Source: an optimization exercise on an open RTL-to-GDS flow (aim: small area). Production flows keep margins and buffers that such runs may drop.
The RTL was checked by simulation tests, not by an equivalence proof against the original design.
Not every run is shown, and edits may drop behaviour that the tests do not exercise.
No driver is modelled on the clock port, so clocking that relies on it looks cheaper here than on a real chip.
No activity file was given, so power comes from the tool's default toggle rates.

==> flow/design.v <==
module button (
    input  logic clk,
    input  logic rst,
    input  logic b_i,
    output logic en_o
);
    logic[1:0] state, next_state;
    always_ff @(posedge clk or posedge rst) begin
        if(rst) begin
            state <= 0;
        end
        else begin
            state <= next_state;
        end
    end
    always_comb begin
        unique case (state)
            0:    if(b_i) next_state = 1;
                    else    next_state = 0;
            1:   if(!b_i)    next_state = 2;
                    else        next_state = 1;
            2:  next_state = 3;
            3:  next_state = 0;
        endcase
    end
    assign en_o = (state == 3);
endmodule
module clk_gen #(
    parameter logic[31:0] TIME_V = 32'd50_000
)
(
    input  logic clk,
    input  logic rst,
    output logic clk_o,
    output logic tick_o
);
    logic[31:0] clk_counter;
    logic       clk_reg;
    always_ff @(posedge clk or posedge rst) begin
        if(rst) begin
            clk_counter <= '0;
            clk_reg <= 1'b0;
        end
        else begin
            if(clk_counter != TIME_V)
                clk_counter <= clk_counter + 32'd1;
            else begin
                clk_reg <= !clk_reg;
                clk_counter <= '0;
            end
        end
    end
    assign clk_o = clk_reg;
    assign tick_o = (clk_counter == TIME_V) && !clk_reg;
endmodule
module counter (
    input  logic clk,
    input  logic rst,
    input  logic tick_i,
    input  logic en_i,
    output logic carry_o
);
    logic       carry_reg;
    logic[4:0]  time_reg;
    always_ff @(posedge clk or posedge rst) begin
        if(rst) begin
            carry_reg <= 1'b0;
            time_reg  <= 4'd0;
        end 
        else begin
            if(tick_i && en_i) begin
                if(time_reg < 4'd9) begin
                    time_reg  <= time_reg + 4'd1;
                    carry_reg <= 1'b0;
                end else begin
                    time_reg  <= 4'd0;
                    carry_reg <= 1'b1;
                end
            end
        end
    end
    assign carry_o = carry_reg;
endmodule
module debouncer ( 
    input  logic clk, 
    input  logic rst, 
    input  logic noisy,
    output logic clean 
);
    logic[19:0] count;
    logic       new_input;
    always_ff @(posedge clk)
    begin
        if (rst) begin 
            new_input <= noisy; 
            clean     <= noisy; 
            count     <= 20'd0;
        end
        else  
        begin 
            if (noisy != new_input) begin
                new_input <= noisy; 
                count <= 0;
            end
            else if (count == 20'd15)  
                clean <= new_input;
            else 
                count <= count + 20'd1;
        end
    end
endmodule
module display_counter (
    input logic       clk,
    input logic       rst,
    input logic       tick_i,
    input logic       carry_i,
    output logic[3:0] CSEG0_o,
    output logic[3:0] CSEG1_o,
    output logic[3:0] SEG0_o,
    output logic[3:0] SEG1_o,
    output logic[3:0] MIN0_o,
    output logic[3:0] MIN1_o,
    output logic[3:0] HOUR0_o,
    output logic[3:0] HOUR1_o
);
    logic[3:0] CSEG0, CSEG1, SEG0, SEG1, MIN0, MIN1, HOUR0, HOUR1;
    logic   en0, en1, en2, en3, en4, en5, en6, en7;
    assign  en0 = tick_i && carry_i;
    assign  en1 = (en0 && CSEG0 == 4'd9);
    assign  en2 = (en1 && CSEG1 == 4'd9);
    assign  en3 = (en2 && SEG0  == 4'd9);
    assign  en4 = (en3 && SEG1  == 4'd5);
    assign  en5 = (en4 && MIN0  == 4'd9);
    assign  en6 = (en5 && MIN1  == 4'd5);
    assign  en7 = (en6 && HOUR0    == 4'd9);
    always_ff @(posedge clk or posedge rst) begin
        if(rst) begin
            CSEG0       <= '0;
            CSEG1       <= '0;
            SEG0        <= '0;
            SEG1        <= '0;
            MIN0        <= '0;
            MIN1        <= '0;
            HOUR0       <= '0;
            HOUR1       <= '0;
        end
        else begin
            if(en0) begin
                if(CSEG0 == 4'd9)
                    CSEG0 <= '0;
                else
                    CSEG0 <= CSEG0 + 4'd1;
            end
            if(en1) begin
                if(CSEG1 == 4'd9)
                    CSEG1 <= '0;
                else
                    CSEG1 <= CSEG1 + 4'd1;
            end
            if(en2) begin
                if(SEG0 == 4'd9)
                    SEG0 <= '0;
                else
                    SEG0 <= SEG0 + 4'd1;
            end
            if(en3) begin
                if(SEG1 == 4'd5)
                    SEG1 <= '0;
                else
                    SEG1 <= SEG1 + 4'd1;
            end
            if(en4) begin
                if(MIN0 == 4'd9)
                    MIN0 <= '0;
                else
                    MIN0 <= MIN0 + 4'd1;
            end
            if(en5) begin
                if(MIN1 == 4'd5)
                    MIN1 <= '0;
                else
                    MIN1 <= MIN1 + 4'd1;
            end
            if(en6) begin
                if(HOUR0 == 4'd9)
                    HOUR0 <= '0;
                else
                    HOUR0 <= HOUR0 + 4'd1;
            end
            if(en7) begin
                if(HOUR1 == 4'd9)
                    HOUR1 <= '0;
                else
                    HOUR1 <= HOUR1 + 4'd1;
            end
        end
    end
    assign CSEG0_o      = CSEG0;
    assign CSEG1_o      = CSEG1;
    assign SEG0_o       = SEG0;
    assign SEG1_o       = SEG1;
    assign MIN0_o       = MIN0;
    assign MIN1_o       = MIN1;
    assign HOUR0_o      = HOUR0;
    assign HOUR1_o      = HOUR1;
endmodule
module display_manager (
    input  logic       clk,
    input  logic       tick_1,
    input  logic       tick_2,
    input  logic       rst,
    input  logic       update_i,
    input  logic[3:0]  CSEG0_i,
    input  logic[3:0]  CSEG1_i,
    input  logic[3:0]  SEG0_i,
    input  logic[3:0]  SEG1_i,
    input  logic[3:0]  MIN0_i,
    input  logic[3:0]  MIN1_i,
    input  logic[3:0]  HOUR0_i,
    input  logic[3:0]  HOUR1_i,
    output logic       display_en_o,
    output logic[3:0]  CSEG0_o,
    output logic[3:0]  CSEG1_o,
    output logic[3:0]  SEG0_o,
    output logic[3:0]  SEG1_o,
    output logic[3:0]  MIN0_o,
    output logic[3:0]  MIN1_o,
    output logic[3:0]  HOUR0_o,
    output logic[3:0]  HOUR1_o
);
    logic[3:0] CSEG0;
    logic[3:0] CSEG1;
    logic[3:0] SEG0;
    logic[3:0] SEG1;
    logic[3:0] MIN0;
    logic[3:0] MIN1;
    logic[3:0] HOUR0;
    logic[3:0] HOUR1;
    logic display_en;
    always_ff @(posedge clk or posedge rst) begin
        if(rst)
            display_en <= 1'b0;
        else if(tick_2)
            display_en <= !display_en; 
    end
    assign display_en_o = display_en;
    always_ff @(posedge clk or posedge rst) begin
        if(rst) begin
            CSEG0   <= '0;
            CSEG1   <= '0;
            SEG0    <= '0;
            SEG1    <= '0;
            MIN0    <= '0;
            MIN1    <= '0;
            HOUR0   <= '0;
            HOUR1   <= '0;            
        end
        else begin
            if(tick_1 && update_i) begin
                CSEG0   <= CSEG0_i;
                CSEG1   <= CSEG1_i;
                SEG0    <= SEG0_i;
                SEG1    <= SEG1_i;
                MIN0    <= MIN0_i;
                MIN1    <= MIN1_i;
                HOUR0   <= HOUR0_i;
                HOUR1   <= HOUR1_i; 
            end
        end
    end
    always_comb begin
        CSEG0_o      = CSEG0;
        CSEG1_o      = CSEG1;
        SEG0_o       = SEG0;
        SEG1_o       = SEG1;
        MIN0_o       = MIN0;
        MIN1_o       = MIN1;
        HOUR0_o      = HOUR0;
        HOUR1_o      = HOUR1;
    end
endmodule
module fsm (
    input  logic clk,
    input  logic rst,
    input  logic start_i,
    input  logic stop_i,
    input  logic split_i,
    output logic en_o,
    output logic update_o
);
    logic[1:0]  state, next_state;
    logic       start_b, stop_b, split_b;
    always_ff @(posedge clk or posedge rst) begin
        if(rst) begin
            state <= 0;
        end 
        else begin
            state <= next_state;
        end
    end    
    button START_B (
        .clk    (clk),
        .rst    (rst),
        .b_i    (start_i),
        .en_o   (start_b)
    ); 
    button STOP_B (
        .clk    (clk),
        .rst    (rst),
        .b_i    (stop_i),
        .en_o   (stop_b)
    ); 
    button SPLIT_B (
        .clk    (clk),
        .rst    (rst),
        .b_i    (split_i),
        .en_o   (split_b)
    ); 
    always_comb begin
        unique case (state)
            0:      if(start_b)      next_state = 1;
                         else             next_state = 0;
            1:      if(split_b)      next_state = 3;
                         else if(stop_b)  next_state = 2;
                         else             next_state = 1;
            3:      if(split_b)      next_state = 1;
                         else             next_state = 3;
            2:       if(start_b)      next_state = 1;
                         else             next_state = 2;
        endcase
    end
    assign en_o     = (state == 1 || state == 3);
    assign update_o = (state != 3);
endmodule 
module display (
    input clock,
    input reset,
    input [5:0] d1,
    input [5:0] d2,
    input [5:0] d3,
    input [5:0] d4,
    input [5:0] d5,
    input [5:0] d6,
    input [5:0] d7,
    input [5:0] d8,
    output [7:0] dec_cat,
    output [7:0] an
    );    
    reg [2:0] selected;
    always @(posedge clock, posedge reset) begin
        if(reset) begin
            selected <= 3'd0;
        end
        else begin
            if(timer1ms) begin
                selected <= selected + 3'd1;
            end
        end
    end
    reg [7:0] cathode;
    always @* begin
        case(selected)
            3'b000:  cathode = {segments[d1[4:1]], ~d1[0]};
            3'b001:  cathode = {segments[d2[4:1]], ~d2[0]};
            3'b010:  cathode = {segments[d3[4:1]], ~d3[0]};
            3'b011:  cathode = {segments[d4[4:1]], ~d4[0]};
            3'b100:  cathode = {segments[d5[4:1]], ~d5[0]};
            3'b101:  cathode = {segments[d6[4:1]], ~d6[0]};
            3'b110:  cathode = {segments[d7[4:1]], ~d7[0]};
            default: cathode = {segments[d8[4:1]], ~d8[0]};  
        endcase
    end
    reg [7:0] anode;
    always @* begin
        case(selected)
            3'b000:  anode = (d1[5] == 1'b1) ? 8'b0111_1111 : 8'b1111_1111; 
            3'b001:  anode = (d2[5] == 1'b1) ? 8'b1011_1111 : 8'b1111_1111;
            3'b010:  anode = (d3[5] == 1'b1) ? 8'b1101_1111 : 8'b1111_1111;
            3'b011:  anode = (d4[5] == 1'b1) ? 8'b1110_1111 : 8'b1111_1111;
            3'b100:  anode = (d5[5] == 1'b1) ? 8'b1111_0111 : 8'b1111_1111;
            3'b101:  anode = (d6[5] == 1'b1) ? 8'b1111_1011 : 8'b1111_1111;
            3'b110:  anode = (d7[5] == 1'b1) ? 8'b1111_1101 : 8'b1111_1111;
            default: anode = (d8[5] == 1'b1) ? 8'b1111_1110 : 8'b1111_1111;  
        endcase
    end
    wire [6:0] segments [15:0];
    assign segments[0] = 7'b1000000;
    assign segments[1] = 7'b1111001;
    assign segments[2] = 7'b0100100;
    assign segments[3] = 7'b0110000;
    assign segments[4] = 7'b0011001;
    assign segments[5] = 7'b0010010;
    assign segments[6] = 7'b0000010;
    assign segments[7] = 7'b1111000;
    assign segments[8] = 7'b0000000;
    assign segments[9] = 7'b0010000;
    assign segments[10] = 7'b0001000;
    assign segments[11] = 7'b0000011;
    assign segments[12] = 7'b1000110;
    assign segments[13] = 7'b0100001;
    assign segments[14] = 7'b0000110;
    assign segments[15] = 7'b0001110;
    reg timer1ms;
    reg [16:0] counter;
    always @(posedge clock, posedge reset) begin
        if(reset) begin
            timer1ms <=  1'b0;
            counter  <= 17'd0;
        end
        else begin
            if(counter == 17'd3) begin
                timer1ms <= 1'b1;
                counter <= 17'd0;
            end
            else begin
                timer1ms <= 1'b0;
                counter <= counter + 17'd1;
            end
        end
    end
    assign an = anode;
    assign dec_cat = cathode;
endmodule
module top (
    input  logic clk,
    input  logic rst,
    input  logic start_i,
    input  logic stop_i,
    input  logic split_i,
    output logic[7:0] dec_cat,
    output logic[7:0] an
);
    logic start_c, stop_c, split_c;
    logic en_timer, carry, update, display_en250ms, display_en;
    logic[3:0]  CSEG0, CSEG1, SEG0, SEG1, MIN0, MIN1, HOUR0, HOUR1;
    logic[3:0]  CSEG0_D, CSEG1_D, SEG0_D, SEG1_D, 
                MIN0_D, MIN1_D, HOUR0_D, HOUR1_D;
    logic   clk_100hz, clk_250ms, clk_split;
    logic   tick_100hz, tick_250ms;
    assign display_en = (update) ? 1'b1 : display_en250ms;
    debouncer DEB_START (
        .clk    (clk),
        .rst    (rst),
        .noisy  (start_i),
        .clean  (start_c)
    ); 
    debouncer DEB_STOP (
        .clk    (clk),
        .rst    (rst),
        .noisy  (stop_i),
        .clean  (stop_c)
    ); 
    debouncer DEB_SPLIT (
        .clk    (clk),
        .rst    (rst),
        .noisy  (split_i),
        .clean  (split_c)
    ); 
    fsm MAIN_FSM (
        .clk        (clk),
        .rst        (rst),
        .start_i    (start_c),
        .stop_i     (stop_c),
        .split_i    (split_c),
        .en_o       (en_timer),
        .update_o   (update)
    );
    clk_gen #(
        .TIME_V     (32'd0)
    ) CLOCK100HZ (
        .clk        (clk),
        .rst        (rst),
        .clk_o      (clk_100hz),
        .tick_o     (tick_100hz)
    );
    clk_gen #(
        .TIME_V     (32'd60)
    ) CLOCK250MS (
        .clk        (clk),
        .rst        (rst),
        .clk_o      (clk_250ms),
        .tick_o     (tick_250ms)
    );
    counter TIMER (
        .clk        (clk),
        .rst        (rst),
        .tick_i     (tick_100hz),
        .en_i       (en_timer),
        .carry_o    (carry)
    );
    display_counter DISPLAY_COUNTER (
        .clk            (clk),
        .rst            (rst),
        .tick_i         (tick_100hz),
        .carry_i        (carry),
        .CSEG0_o        (CSEG0),
        .CSEG1_o        (CSEG1),
        .SEG0_o         (SEG0),
        .SEG1_o         (SEG1),
        .MIN0_o         (MIN0),
        .MIN1_o         (MIN1),
        .HOUR0_o        (HOUR0),
        .HOUR1_o        (HOUR1) 
    );
    display_manager DISPLAY_MANAGER (
        .clk            (clk),
        .tick_1         (tick_100hz),
        .tick_2         (tick_250ms),
        .rst            (rst), 
        .update_i       (update),
        .CSEG0_i        (CSEG0),
        .CSEG1_i        (CSEG1),
        .SEG0_i         (SEG0),
        .SEG1_i         (SEG1),
        .MIN0_i         (MIN0),
        .MIN1_i         (MIN1),
        .HOUR0_i        (HOUR0),
        .HOUR1_i        (HOUR1),
        .display_en_o   (display_en250ms),
        .CSEG0_o        (CSEG0_D),
        .CSEG1_o        (CSEG1_D),
        .SEG0_o         (SEG0_D),
        .SEG1_o         (SEG1_D),
        .MIN0_o         (MIN0_D),
        .MIN1_o         (MIN1_D),
        .HOUR0_o        (HOUR0_D),
        .HOUR1_o        (HOUR1_D)         
    );
    display DISPLAY_7_SEG (
        .clock      (clk),
        .reset      (rst),
        .d1         ({display_en, HOUR1_D,  1'b0}),
        .d2         ({display_en, HOUR0_D,  display_en}),
        .d3         ({display_en, MIN1_D,   1'b0}),
        .d4         ({display_en, MIN0_D,   display_en}),
        .d5         ({display_en, SEG1_D,   1'b0}),
        .d6         ({display_en, SEG0_D,   display_en}),
        .d7         ({display_en, CSEG1_D,  1'b0}),
        .d8         ({display_en, CSEG0_D,  1'b0}),
        .dec_cat    (dec_cat),
        .an         (an)
    );
endmodule
==> flow/run.sh <==
#!/bin/bash
# synth_recipe.tcl (not shown) runs the flow's synth.tcl, then flattens the netlist and writes it again
# the make line also repeats each setting of config.mk as NAME=value (left out here)
make -C /OpenROAD-flow-scripts/flow DESIGN_CONFIG=/design/flow/config.mk WORK_HOME=/design/flow/orfs CLKGATE_MAP_FILE= SYNTH_SCRIPT=/design/flow/synth_recipe.tcl finish
==> flow/config.mk <==
export PLATFORM = sky130hd
export DESIGN_NAME = top
export DESIGN_NICKNAME = top
export VERILOG_FILES = /design/flow/design.v
export SDC_FILE = /design/flow/constraint.sdc
export NUM_CORES = 4
export LEC_CHECK = 0
export CAP_MARGIN = 20
export CORE_MARGIN = 2
export CORE_UTILIZATION = 40
export SLEW_MARGIN = 20
==> flow/constraint.sdc <==
create_clock -name core_clock -period 10.0 [get_ports {clk}]
set_input_delay 2.0000 -clock core_clock [delete_from_list [all_inputs] [get_ports {clk}]]
set_output_delay 2.0000 -clock core_clock [all_outputs]
set_load 0.01 [all_outputs]
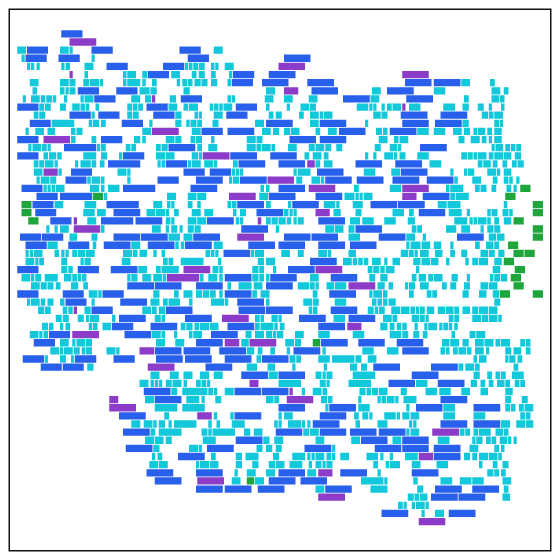
(run_1/cell_classes.png)
legend:
  green:
    class: other buffers and delay cells
    cells: 22
    share_of_their_area: 1.6%
  cyan:
    class: all other logic
    cells: 1024
    share_of_their_area: 50%
  blue:
    class: flip-flops
    cells: 232
    share_of_their_area: 42%
  purple:
    class: clock drivers and dummy loads
    cells: 46
    share_of_their_area: 6.3%
Util after Layout: 0.4501
Rows: 64
fin area: 13800 µm²
CORE AREA: 30670 µm²
Seq/total area: 0.4010

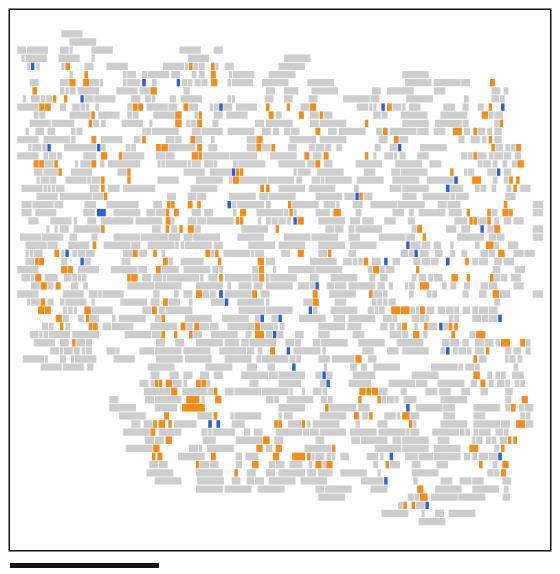
(run_1/gate_families.png)
Scale bar: 50 µm.
legend:
  orange:
    family: NAND gates
    cells: 252
    most_used: nand2_1
    where: widely spread
  blue:
    family: inverters
    cells: 46
    most_used: inv_1
Non-Filler Instances: 1720
multi-input logic portion of the cell area: 0.4735
commonest non-fill, non-tap cell in the layout: dfrtp_1

==> results.yml, run 1 <==
synthesis:
  seq_area_frac_synth: 0.4431
  netlist_instances: 1311
  synth_top_flop_cell: "dfrtp_1"
  synth_edf_count: 6
  synth-seq-cells: 232
  syn-cell-area_um2: 12490
  yosysWarningCount: 9
  syn_nets: 1330
  async_flop_share: 0.7155
  yosysTopAreaCell: "dfrtp_1"
  ys_types: 76
  synthTopCellsByArea: "dfrtp_1 33%, dfxtp_1 9.6%, xnor2_1 6.5%"
  syn_area_per_cell_um2: 9.529
placed_design:
  hpwl_um: 17010
  io_buffer_count: 20
finish:
  n_antenna_cell: 0
  drive_above_1_share: 0.06949
  final_cell_mix: "166 x dfrtp_1, 112 x nand2_1, 110 x nor2_1, 92 x xnor2_1, 66 x nand3_1"
  nets: 1324
  area_growth_pct: 10.51
route:
  dr.pass1.iters: 4
  drcViolationCount: 0
  vias: 9298
  viasPerCell: 5.406
  drt-total-wl_um: 24590
power:
  p_int_uw: 1633
  power.share.switching: 0.2551
  p_leak_uw: 0.005544
  p_per_area_nw_per_um2: 158.8
  power.share.clock: 0.423
timing:
  fmax_mhz: 192.6
  slew_viol_final: 0
  rsz0062_at_grt: "false"
  period_minus_slack_ns: 5.192
  report.final.setup_viol: 0
  final_hold_viol_count: 0
  fin_skew_ns: 0.01085
  setup_ws_ns: 4.808
  final.setup.tns_ns: 0
setup_path:
  critPathLaunchType: "flip-flop"
  arrival_ns: 3.19
  critPathRequiredTime_ns: 8.00
  crit_type: "flip-flop to primary output"
clock_network:
  path_clk_slew_ns: 0.06
  htree_num_levels: 1
  cts_tree: "built"
  cts_buffer_depth: 3
  cts_buffers: 25
grt:
  antenna_found_initial: 0
  grt_pass1_vias: 8668
  grt_start_max_net_pins: 111
  grt_pass1_wl_um: 42170
status:
  status: "finished clean"
floorplan:
  die_h_um: 180.7
job:
  drv_cap: 0
worst_hold_path:
  min_path_type: "flip-flop to flip-flop"
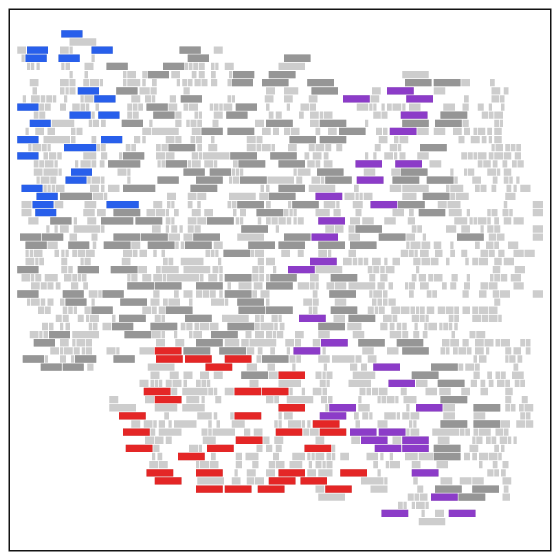
(run_1/hierarchy.png)
Other sequential cells in the stronger grey, the rest of the logic in the fainter grey.
legend:
  purple:
    scope: DISPLAY_COUNTER
    sequential_cells: 32
  blue:
    scope: DEB_SPLIT
    sequential_cells: 22
    where: north-west
  red:
    scope: CLOCK100HZ
    sequential_cells: 33
    where: south
not coloured: 145

==> run 1: worst max-delay path, stage by stage (launching register included) <==
cell	delay [ns]
dfrtp_1	0.53
inv_1	0.18
ha_1	0.34
or4_1	0.64
a211oi_1	0.22
a2111oi_0	0.11
nand4_1	0.11
clkdlybuf4s50_1	0.54
==> run 1: routing by layer <==
| layer | GRT usage | vias to the layer above | share of wire | wire length [µm] |
|---|---|---|---|---|
| li1 | - | 4675 | - | - |
| met1 | 0.2098 | 4462 | 0.49 | 12040 |
| met2 | 0.2414 | 119 | 0.45 | 11100 |
| met3 | 0.02036 | 42 | 0.032 | 787 |
| met4 | 0.04516 | 0 | 0.027 | 656 |
| met5 | 0 | - | 0 | 0 |
==> run 1: cell type report <==
type | instances | area (µm²)
fillers | 2912 | 16860
multi-input cells | 978 | 6536
flip-flops and latches | 232 | 5535
clock buffers | 40 | 782.0
repair buffers | 22 | 215.2
inverters | 46 | 177.7
well taps | 396 | 495.5
clock inverters | 6 | 62.56
==> run 1: path summary, 6_finish.rpt <==
check	cells past startpoint	end	startpoint	slack [ns]
min	1	CLOCK250MS.clk_reg	CLOCK250MS.clk_reg	0.46
max in group asynchronous	3	CLOCK250MS.clk_counter[3]	rst	6.41
min in group asynchronous	2	CLOCK250MS.clk_counter[13]	rst	2.22
min reg2reg	1	CLOCK250MS.clk_reg	CLOCK250MS.clk_reg	0.46
max reg2reg	6	DISPLAY_MANAGER.HOUR0[3]	CLOCK100HZ.clk_counter[19]	7.32
max	7	dec_cat[4]	DISPLAY_7_SEG.selected[2]	4.81
==> run 1: through the flow <==
step / cells / utilization / area (µm²) / power (µW)
finish: 1720 / 0.4501 / 13800 / 2192
global route: 1720 / 0.4501 / 13800 / 2300
CTS: 1720 / 0.4501 / 13800 / 2224
detailed placement: 1674 / 0.4226 / 12960 / 1282
global placement: 1674 / 0.4226 / 12960 / 1278
floorplan: 1311 / - / 12490 / 1220
==> run 1: power groups by stage <==
| stage | clock (µW) | combinational, µW | sequential [µW] |
|---|---|---|---|
| finish | 928 | 199 | 1070 |
| global route | 997 | 224 | 1080 |
| CTS | 958 | 200 | 1070 |
| detailed placement | 0 | 198 | 1080 |
| global placement | 0 | 197 | 1080 |
| floorplan | 0 | 174 | 1050 |
==> run 1: Yosys cell counts (5+ instances only) <==
library cell / number
xor2_1: 55
nor4_1: 23
dfrtp_1: 166
nand2_1: 112
a22oi_1: 6
buf_6: 5
ha_1: 14
nand3_1: 66
o21a_1: 5
o22ai_1: 11
and3_1: 24
inv_1: 45
o21ai_0: 55
nor3_1: 25
a31oi_1: 12
mux2i_1: 5
nor2_1: 110
nand4_1: 40
a21oi_1: 64
dfxtp_1: 60
clkbuf_1: 48
nor4_4: 10
edfxtp_1: 6
nand4b_1: 10
and4_1: 15
xnor2_1: 92
o32ai_1: 7
or3b_2: 5
or4_1: 9
nor3b_1: 22
or3_1: 15
mux2_1: 30
nand2b_1: 17
nor2b_1: 23
mux2_2: 14
a211oi_1: 12
==> run 1: cells by family (layout without fill, tap and decap cells) <==
group	count (synthesis)	count (layout)	share of synthesized area
buf+inv	101	114	0.03365
simple gates	558	558	0.2573
mux	49	49	0.04367
fa+ha+maj	15	15	0.01482
flops	232	232	0.4431
xor+xnor	147	147	0.1031
compound gates	209	209	0.1044
==> run_1/final_all.png <==
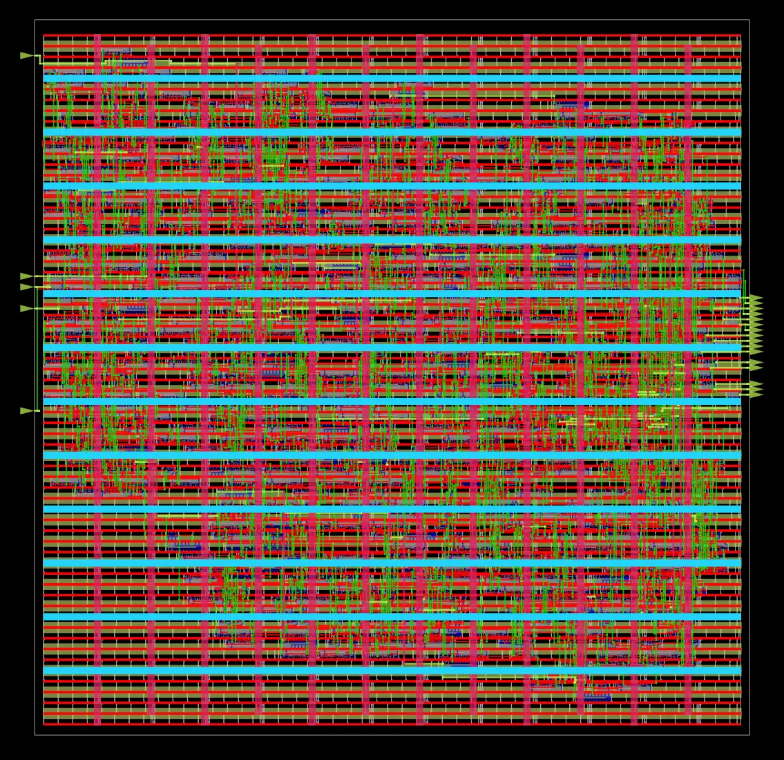

--- run 2 (changed files replaced; the others as in run 1) ---
==> flow/design.v <==
module top (
    input  logic clk,
    input  logic rst,
    input  logic start_i,
    input  logic stop_i,
    input  logic split_i,
    output logic[7:0] dec_cat,
    output logic[7:0] an
);
    logic [2:0] noisy;
    logic [2:0] smp, clean;
    logic [3:0] cnt [3];
    assign noisy = {split_i, stop_i, start_i};
    genvar g;
    generate
        for (g = 0; g < 3; g++) begin : deb
            always_ff @(posedge clk) begin
                if (rst) begin
                    smp[g]   <= noisy[g];
                    clean[g] <= noisy[g];
                    cnt[g]   <= 4'd0;
                end else if (noisy[g] != smp[g]) begin
                    smp[g] <= noisy[g];
                    cnt[g] <= 4'd0;
                end else if (cnt[g] == 4'd15)
                    clean[g] <= smp[g];
                else
                    cnt[g] <= cnt[g] + 4'd1;
            end
        end
    endgenerate
    logic [1:0] bst [3];
    logic [2:0] press;
    generate
        for (g = 0; g < 3; g++) begin : btn
            always_ff @(posedge clk or posedge rst) begin
                if (rst)
                    bst[g] <= 2'd0;
                else case (bst[g])
                    2'd0:    if (clean[g])  bst[g] <= 2'd1;
                    2'd1:    if (!clean[g]) bst[g] <= 2'd2;
                    default: bst[g] <= bst[g] + 2'd1;
                endcase
            end
            assign press[g] = (bst[g] == 2'd3);
        end
    endgenerate
    logic run, split;
    always_ff @(posedge clk or posedge rst) begin
        if (rst) begin
            run   <= 1'b0;
            split <= 1'b0;
        end else if (!run) begin
            if (press[0]) run <= 1'b1;
        end else if (split) begin
            if (press[2]) split <= 1'b0;
        end else if (press[2])
            split <= 1'b1;
        else if (press[1])
            run <= 1'b0;
    end
    logic [1:0] ph;
    logic       scan_go;
    logic [5:0] c61;
    logic       blink;
    logic       tick;
    assign tick = !ph[0];
    always_ff @(posedge clk or posedge rst) begin
        if (rst) begin
            ph      <= 2'd0;
            scan_go <= 1'b0;
            c61     <= 6'd0;
            blink   <= 1'b0;
        end else begin
            ph      <= ph + 2'd1;
            scan_go <= (ph == 2'd3);
            c61     <= (c61 == 6'd60) ? 6'd0 : c61 + 6'd1;
            if (c61 == 6'd60 && !ph[0])
                blink <= !blink;
        end
    end
    logic [3:0] pre;
    logic       carry;
    always_ff @(posedge clk or posedge rst) begin
        if (rst) begin
            pre   <= 4'd0;
            carry <= 1'b0;
        end else if (tick && run) begin
            if (pre == 4'd9) begin
                pre   <= 4'd0;
                carry <= 1'b1;
            end else begin
                pre   <= pre + 4'd1;
                carry <= 1'b0;
            end
        end
    end
    logic [3:0] cs0, cs1, s0, m0, h0, h1;
    logic [2:0] s1, m1;
    logic e0, e1, e2, e3, e4, e5, e6, e7;
    assign e0 = tick && carry;
    assign e1 = e0 && (cs0 == 4'd9);
    assign e2 = e1 && (cs1 == 4'd9);
    assign e3 = e2 && (s0  == 4'd9);
    assign e4 = e3 && (s1  == 3'd5);
    assign e5 = e4 && (m0  == 4'd9);
    assign e6 = e5 && (m1  == 3'd5);
    assign e7 = e6 && (h0  == 4'd9);
    always_ff @(posedge clk or posedge rst) begin
        if (rst) begin
            cs0 <= '0; cs1 <= '0; s0 <= '0; s1 <= '0;
            m0  <= '0; m1  <= '0; h0 <= '0; h1 <= '0;
        end else begin
            if (e0) cs0 <= (cs0 == 4'd9) ? 4'd0 : cs0 + 4'd1;
            if (e1) cs1 <= (cs1 == 4'd9) ? 4'd0 : cs1 + 4'd1;
            if (e2) s0  <= (s0  == 4'd9) ? 4'd0 : s0  + 4'd1;
            if (e3) s1  <= (s1  == 3'd5) ? 3'd0 : s1  + 3'd1;
            if (e4) m0  <= (m0  == 4'd9) ? 4'd0 : m0  + 4'd1;
            if (e5) m1  <= (m1  == 3'd5) ? 3'd0 : m1  + 3'd1;
            if (e6) h0  <= (h0  == 4'd9) ? 4'd0 : h0  + 4'd1;
            if (e7) h1  <= (h1  == 4'd9) ? 4'd0 : h1  + 4'd1;
        end
    end
    logic [3:0] dcs0, dcs1, ds0, dm0, dh0, dh1;
    logic [2:0] ds1, dm1;
    always_ff @(posedge clk or posedge rst) begin
        if (rst) begin
            dcs0 <= '0; dcs1 <= '0; ds0 <= '0; ds1 <= '0;
            dm0  <= '0; dm1  <= '0; dh0 <= '0; dh1 <= '0;
        end else if (tick && !split) begin
            dcs0 <= cs0; dcs1 <= cs1; ds0 <= s0; ds1 <= s1;
            dm0  <= m0;  dm1  <= m1;  dh0 <= h0; dh1 <= h1;
        end
    end
    logic [2:0] sel;
    always_ff @(posedge clk or posedge rst) begin
        if (rst)
            sel <= 3'd0;
        else if (scan_go)
            sel <= sel + 3'd1;
    end
    logic       lit;
    logic [3:0] digit;
    logic [6:0] seg;
    assign lit = !split || blink;
    always_comb begin
        case (sel)
            3'd0:    digit = dh1;
            3'd1:    digit = dh0;
            3'd2:    digit = {1'b0, dm1};
            3'd3:    digit = dm0;
            3'd4:    digit = {1'b0, ds1};
            3'd5:    digit = ds0;
            3'd6:    digit = dcs1;
            default: digit = dcs0;
        endcase
    end
    always_comb begin
        case (digit)
            4'd0:    seg = 7'b1000000;
            4'd1:    seg = 7'b1111001;
            4'd2:    seg = 7'b0100100;
            4'd3:    seg = 7'b0110000;
            4'd4:    seg = 7'b0011001;
            4'd5:    seg = 7'b0010010;
            4'd6:    seg = 7'b0000010;
            4'd7:    seg = 7'b1111000;
            4'd8:    seg = 7'b0000000;
            4'd9:    seg = 7'b0010000;
            default: seg = 7'bxxxxxxx;
        endcase
    end
    assign dec_cat = {seg, !(lit && sel[0] && sel != 3'd7)};
    assign an      = lit ? ~(8'b1000_0000 >> sel) : 8'hFF;
endmodule
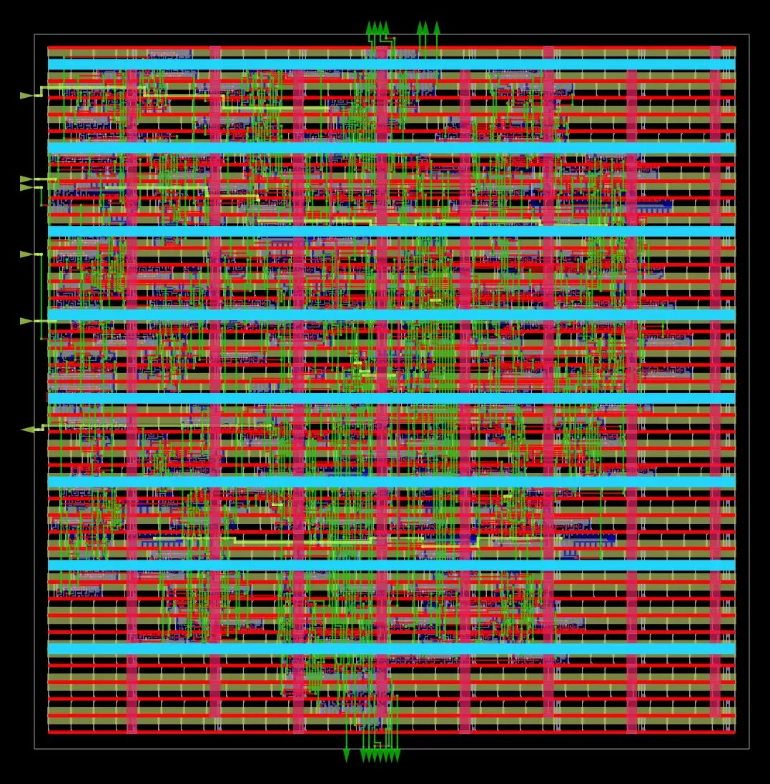
(run_2/final_all.png)
Die H: 116.4 µm
Rows: 41
Util after Layout: 0.4577

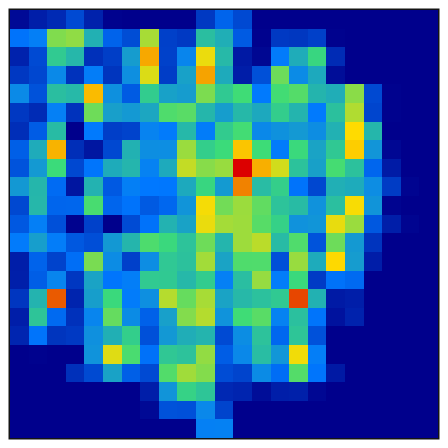
(run_2/wire_density.png)
23 x 23 tiles, from dark blue (low) to red (high), scaled to the fullest tile. Values are wire area over tile area, all layers added.
fullest tile: 0.44
tiles over half the peak: 14%
emptiest ninth of the die: south-east
GRT Overall Usage: 0.1550
overall via count from detail_route: 3292

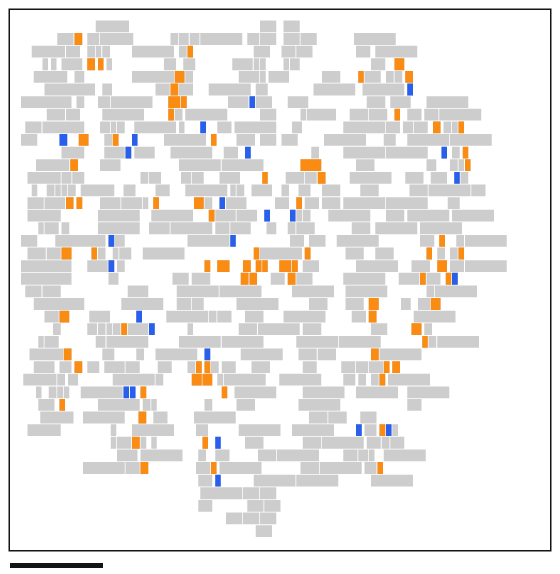
(run_2/gate_families.png)
Scale bar: 20 µm.
legend:
  blue:
    family: inverters
    cells: 25
    most_used: inv_1
  orange:
    family: NAND gates
    cells: 77
    most_used: nand2_1

==> run 2 against run 1 <==
Net effect: global-route usage grew 0.52 points; clock-buffer cell count shrank 29; first-iteration DRC count shrank 66%; hold slack gained 0.022 ns; fmax shrank 8.3%; via count shrank 65%; routed wire length shrank 61%; die area shrank 59%; worst setup slack lost 0.47 ns; critical path type unchanged.
==> results.yml, run 2 <==
timing:
  fmax_mhz: 176.6
  fin_skew_ns: 0.009240
  report.final.setup_viol: 0
  final_hold_viol_count: 0
grt:
  grt_start_max_net_pins: 49
  grt_pass1_wl_um: 15970
synthesis:
  syn_area_per_cell_um2: 10.87
  ys_types: 52
  synthMostInstantiatedCell: "dfrtp_1"
  syn_nets: 495
  synth-seq-cells: 104
  netlist_instances: 465
  synthTopCellsByArea: "dfrtp_1 43%, mux2_2 8.0%, ha_1 6.2%"
  synth_edf_count: 6
clock_network:
  htree_num_levels: 3
  path_clk_slew_ns: 0.07
  cts_buffer_depth: 2
worst_hold_path:
  min_path_type: "flip-flop to flip-flop"
  hold_path_end: "c61[5]"
  holdPathStages: 1
status:
  status: "finished clean"
finish:
  nets: 516
  area_growth_pct: 12.87
placed_design:
  placed_cell_area_um2: 5423
  io_buffer_count: 20
floorplan:
  design.core.area_um2: 12470
setup_path:
  crit_type: "flip-flop to primary output"
  regToRegEndpoint: "h1[3]"
  max_stage_delay_ns: 0.75
  r2r_start: "ph[0]"
  critPathRequiredTime_ns: 8.00
route:
  viasPerCell: 4.965
job:
  drv_cap: 0
-- run 2: changes by cell type in the layout (fill, tap and decap cells not counted), moves of 42 or more --
cell	previous run	this run
a21oi_1	64	6
dfxtp_1	60	12
nand2_1	112	41
dfrtp_1	166	86
nand3_1	66	20
xor2_1	55	13
xnor2_1	92	15
nor2_1	110	34
-- run 2: final cells by class --
type                    count  area [µm²]  share of cell area
flip-flops and latches    104        2572              0.4509
multi-input cells         324        2325              0.4075
clock buffers              11       242.7             0.04254
repair buffers             22       215.2             0.03772
well taps                 172       215.2             0.03772
inverters                  25       95.09             0.01667
clock inverters             5       40.04            0.007018
-- run 2: logic make-up (layout without fill, tap and decap cells) --
logic type               count (synthesis)  after routing  synth area share
flip-flops                             104            104            0.5089
AND/OR/NAND/NOR                        156            156            0.1589
buffers and inverters                   37             63           0.03168
adder cells (fa/ha/maj)                 25             25           0.06188
XOR/XNOR                                28             28           0.04852
multiplexers                            47             47            0.1020
AO/OA/AOI/OAI                           68             68           0.08812
-- run 2: metrics by stage --
step / setup slack, ns / std cells
after detailed placement: 4.728 / 647
after floorplan: 5.299 / 465
after global placement: 4.888 / 647
after global routing: 4.082 / 663
final: 4.336 / 663
after CTS: 4.336 / 663
-- run 2: how the worst max path moves through the flow --
stage	from	end	slack [ns]	cells past startpoint
floorplan	sel[2]	dec_cat[6]	5.30	10
global placement	sel[2]	dec_cat[6]	4.89	8
detailed placement	sel[2]	dec_cat[6]	4.73	8
CTS	sel[2]	dec_cat[6]	4.34	8
global route	sel[2]	dec_cat[6]	4.08	8
finish	sel[2]	dec_cat[6]	4.34	8
-- run 2: report_power, final --
part	total, µW	switching (µW)	internal (µW)
logic	121	63.0	58.1
registers	502	38.1	464
clock network	338	160	178
total	961	262	700
-- run 2: critical path, delay by kind of cell, from the launching register on --
kind,cells,cell delay (ns)
compound gates,2,0.60
fa+ha+maj,2,0.53
buf+inv,3,0.86
flops,1,0.75
simple gates,1,0.56
-- run 2: layer usage --
layer  share of wire  vias to the layer above  GRT usage
met5               0                        -          0
met4          0.0089                        0    0.03571
met3           0.028                        5    0.05086
met2            0.54                       28     0.2791
met1            0.42                     1594     0.1794
li1                -                     1665          -
==> run_2/cell_classes.png <==
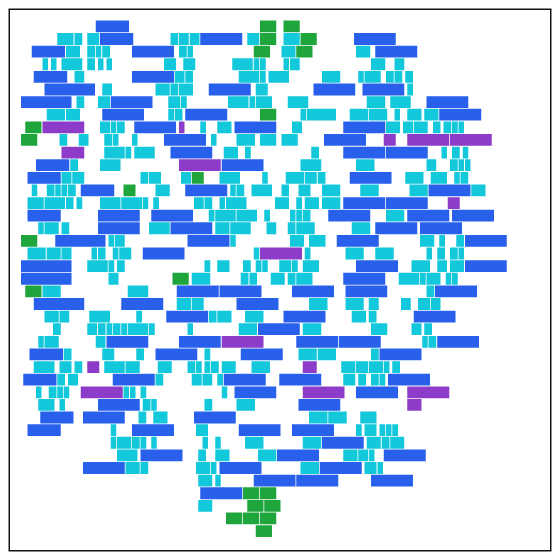

==> run 3: a larger rewrite; changed files in full <==
removed: flow/run.sh
==> flow/design.v <==
module top (
    input  logic clk,
    input  logic rst,
    input  logic start_i,
    input  logic stop_i,
    input  logic split_i,
    output logic[7:0] dec_cat,
    output logic[7:0] an
);
    logic [2:0] noisy;
    logic [2:0] smp, clean;
    logic [3:0] cnt [3];
    assign noisy = {split_i, stop_i, start_i};
    genvar g;
    generate
        for (g = 0; g < 3; g++) begin : deb
            always_ff @(posedge clk)
                smp[g] <= noisy[g];
            always_ff @(posedge clk) begin
                if (rst) begin
                    clean[g] <= noisy[g];
                    cnt[g]   <= 4'd0;
                end else if (noisy[g] != smp[g])
                    cnt[g] <= 4'd0;
                else if (&cnt[g])
                    clean[g] <= smp[g];
                else
                    cnt[g] <= cnt[g] + 4'd1;
            end
        end
    endgenerate
    logic [1:0] bst [3];
    logic [2:0] press;
    generate
        for (g = 0; g < 3; g++) begin : btn
            always_ff @(posedge clk or posedge rst) begin
                if (rst)
                    bst[g] <= 2'd0;
                else case (bst[g])
                    2'd0:    if (clean[g])  bst[g] <= 2'd1;
                    2'd1:    if (!clean[g]) bst[g] <= 2'd2;
                    default: bst[g] <= bst[g] + 2'd1;
                endcase
            end
            assign press[g] = (bst[g] == 2'd3);
        end
    endgenerate
    logic run, split;
    always_ff @(posedge clk or posedge rst) begin
        if (rst) begin
            run   <= 1'b0;
            split <= 1'b0;
        end else if (!run) begin
            if (press[0]) run <= 1'b1;
        end else if (split) begin
            if (press[2]) split <= 1'b0;
        end else if (press[2])
            split <= 1'b1;
        else if (press[1])
            run <= 1'b0;
    end
    logic [1:0] ph;
    logic       scan_go;
    logic [5:0] c61;
    logic [1:0] k4;
    logic       blink;
    logic       tick;
    assign tick  = !ph[0];
    assign k4    = ph - c61[1:0];
    assign blink = k4[1] ^ k4[0];
    always_ff @(posedge clk or posedge rst) begin
        if (rst) begin
            ph      <= 2'd0;
            scan_go <= 1'b0;
            c61     <= 6'd0;
        end else begin
            ph      <= ph + 2'd1;
            scan_go <= (ph == 2'd3);
            c61     <= (c61 == 6'd60) ? 6'd0 : c61 + 6'd1;
        end
    end
    logic [3:0] pre;
    logic       carry;
    assign carry = pre[3] & pre[1];
    always_ff @(posedge clk or posedge rst) begin
        if (rst)
            pre <= 4'd0;
        else if (tick && run)
            pre <= carry ? 4'd1 : pre + 4'd1;
    end
    logic [3:0] cs0, cs1, s0, m0, h0, h1;
    logic [2:0] s1, m1;
    logic e0, e1, e2, e3, e4, e5, e6, e7;
    function automatic logic [3:0] inc10(input logic [3:0] d);
        inc10[0] = !d[0];
        inc10[1] = (d[1] ^ d[0]) & !d[3];
        inc10[2] = d[2] ^ (d[1] & d[0]);
        inc10[3] = d[3] ? !d[0] : (d[2] & d[1] & d[0]);
    endfunction
    function automatic logic [2:0] inc6(input logic [2:0] d);
        inc6[0] = !d[0];
        inc6[1] = (d[1] ^ d[0]) & !d[2];
        inc6[2] = d[2] ? !d[0] : (d[1] & d[0]);
    endfunction
    assign e0 = tick && carry;
    assign e1 = e0 && cs0[3] && cs0[0];
    assign e2 = e1 && cs1[3] && cs1[0];
    assign e3 = e2 && s0[3]  && s0[0];
    assign e4 = e3 && s1[2]  && s1[0];
    assign e5 = e4 && m0[3]  && m0[0];
    assign e6 = e5 && m1[2]  && m1[0];
    assign e7 = e6 && h0[3]  && h0[0];
    always_ff @(posedge clk or posedge rst) begin
        if (rst) begin
            cs0 <= '0; cs1 <= '0; s0 <= '0; s1 <= '0;
            m0  <= '0; m1  <= '0; h0 <= '0; h1 <= '0;
        end else begin
            if (e0) cs0 <= inc10(cs0);
            if (e1) cs1 <= inc10(cs1);
            if (e2) s0  <= inc10(s0);
            if (e3) s1  <= inc6(s1);
            if (e4) m0  <= inc10(m0);
            if (e5) m1  <= inc6(m1);
            if (e6) h0  <= inc10(h0);
            if (e7) h1  <= inc10(h1);
        end
    end
    logic [3:0] dcs0, dcs1, ds0, dm0, dh0, dh1;
    logic [2:0] ds1, dm1;
    always_ff @(posedge clk or posedge rst) begin
        if (rst)
            dh1 <= '0;
        else if (tick && !split)
            dh1 <= h1;
    end
    always_ff @(posedge clk) begin
        if (tick && !split) begin
            dcs0 <= cs0; dcs1 <= cs1; ds0 <= s0; ds1 <= s1;
            dm0  <= m0;  dm1  <= m1;  dh0 <= h0;
        end
    end
    logic [2:0] sel;
    always_ff @(posedge clk or posedge rst) begin
        if (rst)
            sel <= 3'd0;
        else if (scan_go)
            sel <= sel + 3'd1;
    end
    logic       lit;
    logic [3:0] digit;
    logic [6:0] seg;
    assign lit = !split || blink;
    always_comb begin
        case (sel)
            3'd0:    digit = dh1;
            3'd1:    digit = dh0;
            3'd2:    digit = {1'b0, dm1};
            3'd3:    digit = dm0;
            3'd4:    digit = {1'b0, ds1};
            3'd5:    digit = ds0;
            3'd6:    digit = dcs1;
            default: digit = dcs0;
        endcase
    end
    logic A, B, C, D;
    assign {A, B, C, D} = digit;
    assign seg = ~{A | (B ^ C) | (C & !D),
                   A | (!C & !D) | (B & !C) | (B & !D),
                   (!B & !D) | (C & !D),
                   A | (!B & !D) | (!B & C) | (C & !D) | (B & !C & D),
                   B | !C | D,
                   !B | !(C ^ D),
                   A | C | !(B ^ D)};
    assign dec_cat = {seg, !(lit && sel[0] && sel != 3'd7)};
    assign an      = lit ? ~(8'b1000_0000 >> sel) : 8'hFF;
endmodule
==> flow/flow/run.sh <==
#!/bin/bash
# Own layout flow: the standard ORFS flow (standard.sh) with these changes:
#  - synthesis: the standard script, but the combinational logic is mapped by
#    the best of several area-oriented ABC scripts (flow/synth.tcl), and no
#    half/full adder cells are extracted (ABC maps that logic too);
#  - every port still gets a buffer, but the smallest one (buf_1);
#  - clock tree: no dummy loads, small clock buffers.
# make's full output goes to flow.log in the work folder; ORFS keeps each
# step's own log under orfs/logs/.
set -euo pipefail
cd "$(dirname "$0")/.."
bash standard.sh \
  SYNTH_SCRIPT="$PWD/flow/synth.tcl" \
  ADDER_MAP_FILE= \
  "BUFFER_PORTS_ARGS=-buffer_cell sky130_fd_sc_hd__buf_1" \
  "CTS_ARGS=-sink_clustering_enable -repair_clock_nets -dont_use_dummy_load -sink_clustering_size 20 -sink_clustering_max_diameter 60 -buf_list sky130_fd_sc_hd__clkbuf_4 -root_buf sky130_fd_sc_hd__clkbuf_4 -tree_buf sky130_fd_sc_hd__clkbuf_4" \
  "POST_CTS_TCL=$PWD/flow/post_cts.tcl" \
  finish > flow.log 2>&1
==> flow/flow/abc1.script <==
&get -n
&st
&synch2
&nf -R 1000
&put
mfs2
strash
dch -f
amap
mfs2
strash
&get -n
&st
&dch -f
&nf -R 1000
&put
topo
==> flow/flow/abc2.script <==
&get -n
&st
&synch2
&nf -R 1000
&put
mfs2
strash
&get -n
&st
&synch2
&nf -R 1000
&put
mfs2
strash
&get -n
&st
&dch -f
&nf -R 1000
&put
topo
==> flow/flow/abc3.script <==
&get -n
&st
&synch2
&nf -R 1000
&put
mfs2
strash
&get -n
&st
&dch -f
&nf -R 1000
&put
topo
==> flow/flow/abc4.script <==
strash
dc2
dch -f
amap
mfs2
strash
dch -f
amap
topo
==> flow/flow/abc5.script <==
strash
dc2
dch -f
map -a
mfs2
strash
dch -f
map -a
mfs2
strash
dch -f
map -a
topo
==> flow/flow/post_cts.tcl <==
set margin_ns 0.110
set sizes {sky130_fd_sc_hd__clkbuf_2 sky130_fd_sc_hd__clkbuf_4 sky130_fd_sc_hd__clkbuf_8 sky130_fd_sc_hd__clkbuf_16}
if {[[ord::get_db_block] findInst clkbuf_0_clk] ne "NULL"} {
  replace_cell clkbuf_0_clk sky130_fd_sc_hd__clkbuf_8
}
for {set pass 0} {$pass < 3} {incr pass} {
  estimate_parasitics -placement
  set changed 0
  foreach inst [get_cells clkbuf_*] {
    set m [get_property $inst ref_name]
    set y [get_pins -of_objects $inst -filter "direction==output"]
    set s [expr {max([get_property $y slew_max_rise], [get_property $y slew_max_fall])}]
    puts "clock buffer [get_full_name $inst] $m slew $s"
    set i [lsearch -exact $sizes $m]
    if {$s > $margin_ns && $i >= 0 && $i < [llength $sizes] - 1} {
      replace_cell [get_full_name $inst] [lindex $sizes [expr {$i + 1}]]
      set changed 1
    }
  }
  if {!$changed} break
}
detailed_placement
check_placement -verbose
==> flow/flow/synth.tcl <==
# The standard synthesis (synth_recipe.tcl, sourced unchanged below) with
# one change: its single ABC mapping run is replaced by runs of several
# area-oriented ABC scripts on the same design, keeping the smallest result.
# Registers are mapped before ABC runs, so they are the standard ones.
set flow_dir [file dirname [file normalize [info script]]]
set ::my_abc_scripts [lsort [glob -directory $flow_dir abc*.script]]

proc my_area {} {
  set libs {}
  foreach lib $::env(LIB_FILES) { lappend libs -liberty $lib }
  set s [tee -q -s result.string stat {*}$libs]
  if {[regexp {Chip area for module '\\top': ([0-9.]+)} $s -> a]} { return $a }
  if {[regexp {Chip area[^:]*: ([0-9.]+)} $s -> a]} { return $a }
  return 1e18
}

proc abc {args} {
  set i [lsearch -exact $args -script]
  design -save my_pre_abc
  set best ""
  set best_area 1e18
  foreach s $::my_abc_scripts {
    design -load my_pre_abc
    set a $args
    lset a [expr {$i + 1}] $s
    if {[catch {yosys abc {*}$a} err]} { puts "ABC script $s failed: $err"; continue }
    if {[catch {yosys check -assert} err]} { puts "ABC script $s left unmapped cells"; continue }
    set area [my_area]
    puts "ABC script [file tail $s]: area $area"
    if {$area < $best_area} {
      set best_area $area
      set best $s
      design -save my_best_abc
    }
  }
  puts "ABC script chosen: [file tail $best] (area $best_area)"
  design -load my_best_abc
}

source [file join [file dirname $flow_dir] synth_recipe.tcl]
==> flow/standard.sh <==
#!/bin/bash
# synth_recipe.tcl (not shown) runs the flow's synth.tcl, then flattens the netlist and writes it again
# the make line also repeats each setting of config.mk as NAME=value (left out here)
make -C /OpenROAD-flow-scripts/flow DESIGN_CONFIG=/design/flow/config.mk WORK_HOME=/design/flow/orfs CLKGATE_MAP_FILE= SYNTH_SCRIPT=/design/flow/synth_recipe.tcl "${@:-finish}"
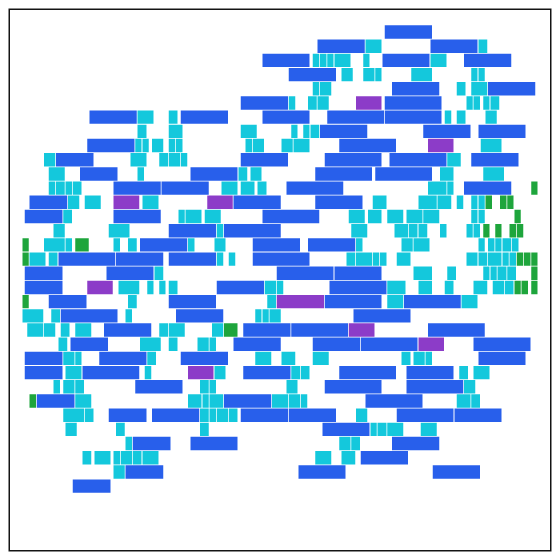
(run_3/cell_classes.png)
legend:
  green:
    class: other buffers and delay cells
    cells: 22
    share_of_their_area: 2.2%
  purple:
    class: cells driving clock nets
    cells: 9
    share_of_their_area: 3.2%
  cyan:
    class: all other logic
    cells: 224
    share_of_their_area: 32%
  blue:
    class: flip-flops
    cells: 102
    share_of_their_area: 63%
Seq/total area: 0.6023
Rows: 36
CORE AREA: 9684 µm²
Util after Layout: 0.4496
fin area: 4354 µm²

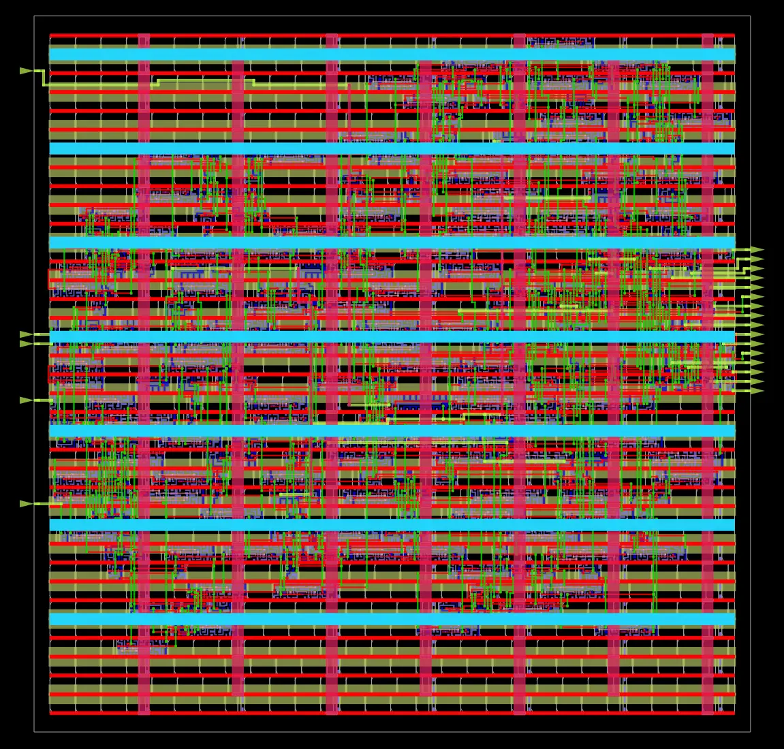
(run_3/final_all.png)
Die H: 103.5 µm
Die ar.: 10710 µm²
drt total wl: 6499 µm

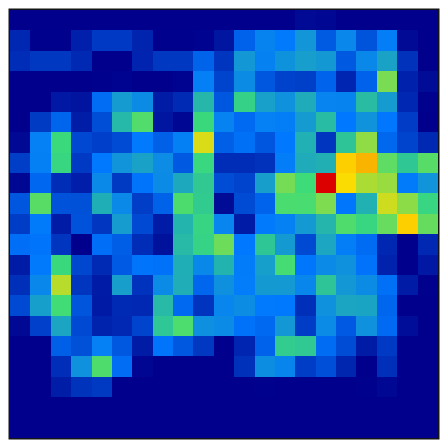
(run_3/wire_density.png)
21 x 21 tiles, from dark blue (low) to red (high), scaled to the fullest tile. Values are wire area over tile area, all layers added.
mean over tiles: 0.096
densest ninth of the die: east
nearly empty tiles: 29%

==> run 3 against run 2 <==
Net effect: design area decreased by 24%; synthesized cell count decreased by 30%; global-route usage decreased by 2.2 points; clock-buffer cell count decreased by 2; combinational power decreased by 51%; sequential power increased by 1%; still clean; area after synthesis decreased by 22%; routed wire length decreased by 32%.
==> results.yml, run 3 <==
status:
  status: "finished clean"
power:
  power.share.clock: 0.266
  power.switching_uw: 184.2
  p_per_area_nw_per_um2: 177.9
  p_seq_frac: 0.657
  power.share.switching: 0.2379
  combPwrFrac: 0.077
  p_int_uw: 590.2
  p_leak_uw: 0.001881
finish:
  final_cell_mix: "58 x dfrtp_1, 34 x a21oi_1, 33 x nor2_1, 31 x nand2_1, 29 x edfxtp_1"
  n_antenna_cell: 0
  final_common_cell: "dfrtp_1"
  drive_above_1_share: 0.03641
  top_register: "cnt"
  nets: 364
timing:
  final_hold_viol_count: 0
  slew_viol_final: 0
  fin_skew_ns: 0.01787
  fmax_mhz: 212.4
  report.final.setup_viol: 0
  final.setup.tns_ns: 0
  period_minus_slack_ns: 4.707
synthesis:
  synth_edf_count: 29
  yosysTopAreaCell: "dfrtp_1"
  synthTopCellsByCount: "58 x dfrtp_1, 34 x a21oi_1, 34 x nor2_1"
  yosysWarningCount: 3
  synth_top_flop_cell: "dfrtp_1"
  seq_area_frac_synth: 0.6622
  async_flop_share: 0.5686
  syn_nets: 331
  syn_area_per_cell_um2: 12.15
  synth-seq-cells: 102
  netlist_instances: 326
grt:
  grt_pass1_vias: 2460
  track_usage: 0.1326
  antenna_found_initial: 0
  grt_start_max_net_pins: 61
route:
  dr.pass1.iters: 4
  viasPerCell: 5.086
  vias: 2492
  drcViolationCount: 0
  detail-route-antenna-nets: 0
setup_path:
  worst-path-buf-inv: 1
  crit_path_cell_trace: "and3b_1 > a22o_1 > a221o_1 > a21oi_1 > nand3_1 > or2_0 > nand2_1 > nand3_1 > nor3_1 > buf_1"
  critPathRequiredTime_ns: 8.00
  max_stage_delay_ns: 0.53
  crit_top_cell: "nand3_1"
  critPathLaunchType: "flip-flop"
  critPathTopFamily: "simple AND/OR/NAND/NOR gates"
  arrival_ns: 2.71
job:
  drv_cap: 0
clock_network:
  path_clk_slew_ns: 0.07
  cts_tree: "built"
worst_hold_path:
  min_path_type: "flip-flop to flip-flop"
placed_design:
  io_buffer_count: 20
  placed_cell_area_um2: 4219
## run 3: cell count changes in the layout (fill, tap and decap cells not counted), sizes merged, moves of 12 or more
cell,delta
dfrtp,-28
ha,-25
edfxtp,+23
mux2,-27
a21oi,+28
clkdlybuf4s50,-20
buf,+20
inv,-25
and3,+12
o21ai,-24
## run 3: final timing paths
path	from	end	slack (ns)	cells after the start
max	sel[0]	dec_cat[1]	5.29	10
min	cs0[1]	dcs0[1]	0.48	0
max in group asynchronous	rst	h0[1]	7.47	3
max reg2reg	ph[0]	h1[2]	6.66	11
min in group asynchronous	rst	c61[3]	2.02	3
min reg2reg	cs0[1]	dcs0[1]	0.48	0
## run 3: cells by family after synthesis
group / synth area share
AND/OR/NAND/NOR: 0.1365
flip-flops: 0.6622
AO/OA/AOI/OAI: 0.1068
XOR/XNOR: 0.06414
multiplexers: 0.02559
buffers and inverters: 0.004740
## run 3: metrics by stage
stage | utilization | power (µW) | setup slack [ns]
6_report | 0.4496 | 774.4 | 5.293
2_1_floorplan | - | 555.3 | 5.816
3_5_place_dp | 0.4357 | 579.2 | 5.641
5_1_grt | 0.4496 | 818.7 | 5.041
3_3_place_gp | 0.4357 | 575.8 | 5.772
## run 3: worst reg2reg max path, stage by stage, from the launching register on
cell and delay (ns):
dfrtp_1 0.46, nor2_1 0.37, and3_1 0.34, and3_1 0.33, and3_1 0.28, and3_1 0.33, nand4_1 0.18, clkinv_1 0.11
and2_0 0.21, and3_1 0.29, nand3_1 0.16, xnor2_1 0.15
## run 3: layout make-up
class                           instances  area, µm²
Fill cell                             900       5330
Multi-Input combinational cell        219       1321
Sequential cell                       102       2623
Clock buffer                            9      135.1
Inverter                                5      18.77
Timing Repair Buffer                   22      90.09
Tap cell                              133      166.4
## run 3: metal layers
layer	wire [µm]	GRT usage	up-vias	share of wire
met5	0	0	-	0
met4	120	0.06081	0	0.018
met3	294	0.03839	8	0.045
met2	2919	0.2034	48	0.45
met1	3165	0.1749	1202	0.49
li1	-	-	1234	-
## run 3: power by group through the flow
| stage | registers [µW] | logic [µW] | clock network, µW |
|---|---|---|---|
| 6_report | 509 | 59.6 | 206 |
| 5_1_grt | 517 | 71.4 | 231 |
| 3_5_place_dp | 518 | 60.9 | 0 |
| 3_3_place_gp | 517 | 58.6 | 0 |
| 2_1_floorplan | 507 | 48.5 | 0 |

## port drivers added, routing unchanged
How much do the figures lean on ideal ports? The routed layouts below were timed once more, with nothing changed but the port constraints.
Step 1 assumes that a clkbuf_16 drives the clock port and a buf_2 every other input.
Step 2 adds t to the input delays and takes it off the output delays; t is the mean of the earliest and latest rising clock arrival at the registers after step 1. Input paths then give back, and output paths get back, about the clock's delay inside the block.
Slacks: no drivers / after step 1 / after step 2; pairs: no drivers / after step 1.
run	shift t [ns]	setup WS [ns]	worst hold slack (ns)
run 1	0.558	4.808 / 4.764 / 5.322	0.460 / 0.460 / 0.460
run 2	0.388	4.336 / 4.298 / 4.686	0.481 / 0.481 / 0.481
run 3	0.348	5.293 / 5.255 / 5.603	0.476 / 0.476 / 0.476
After both steps every run listed still meets setup and hold.
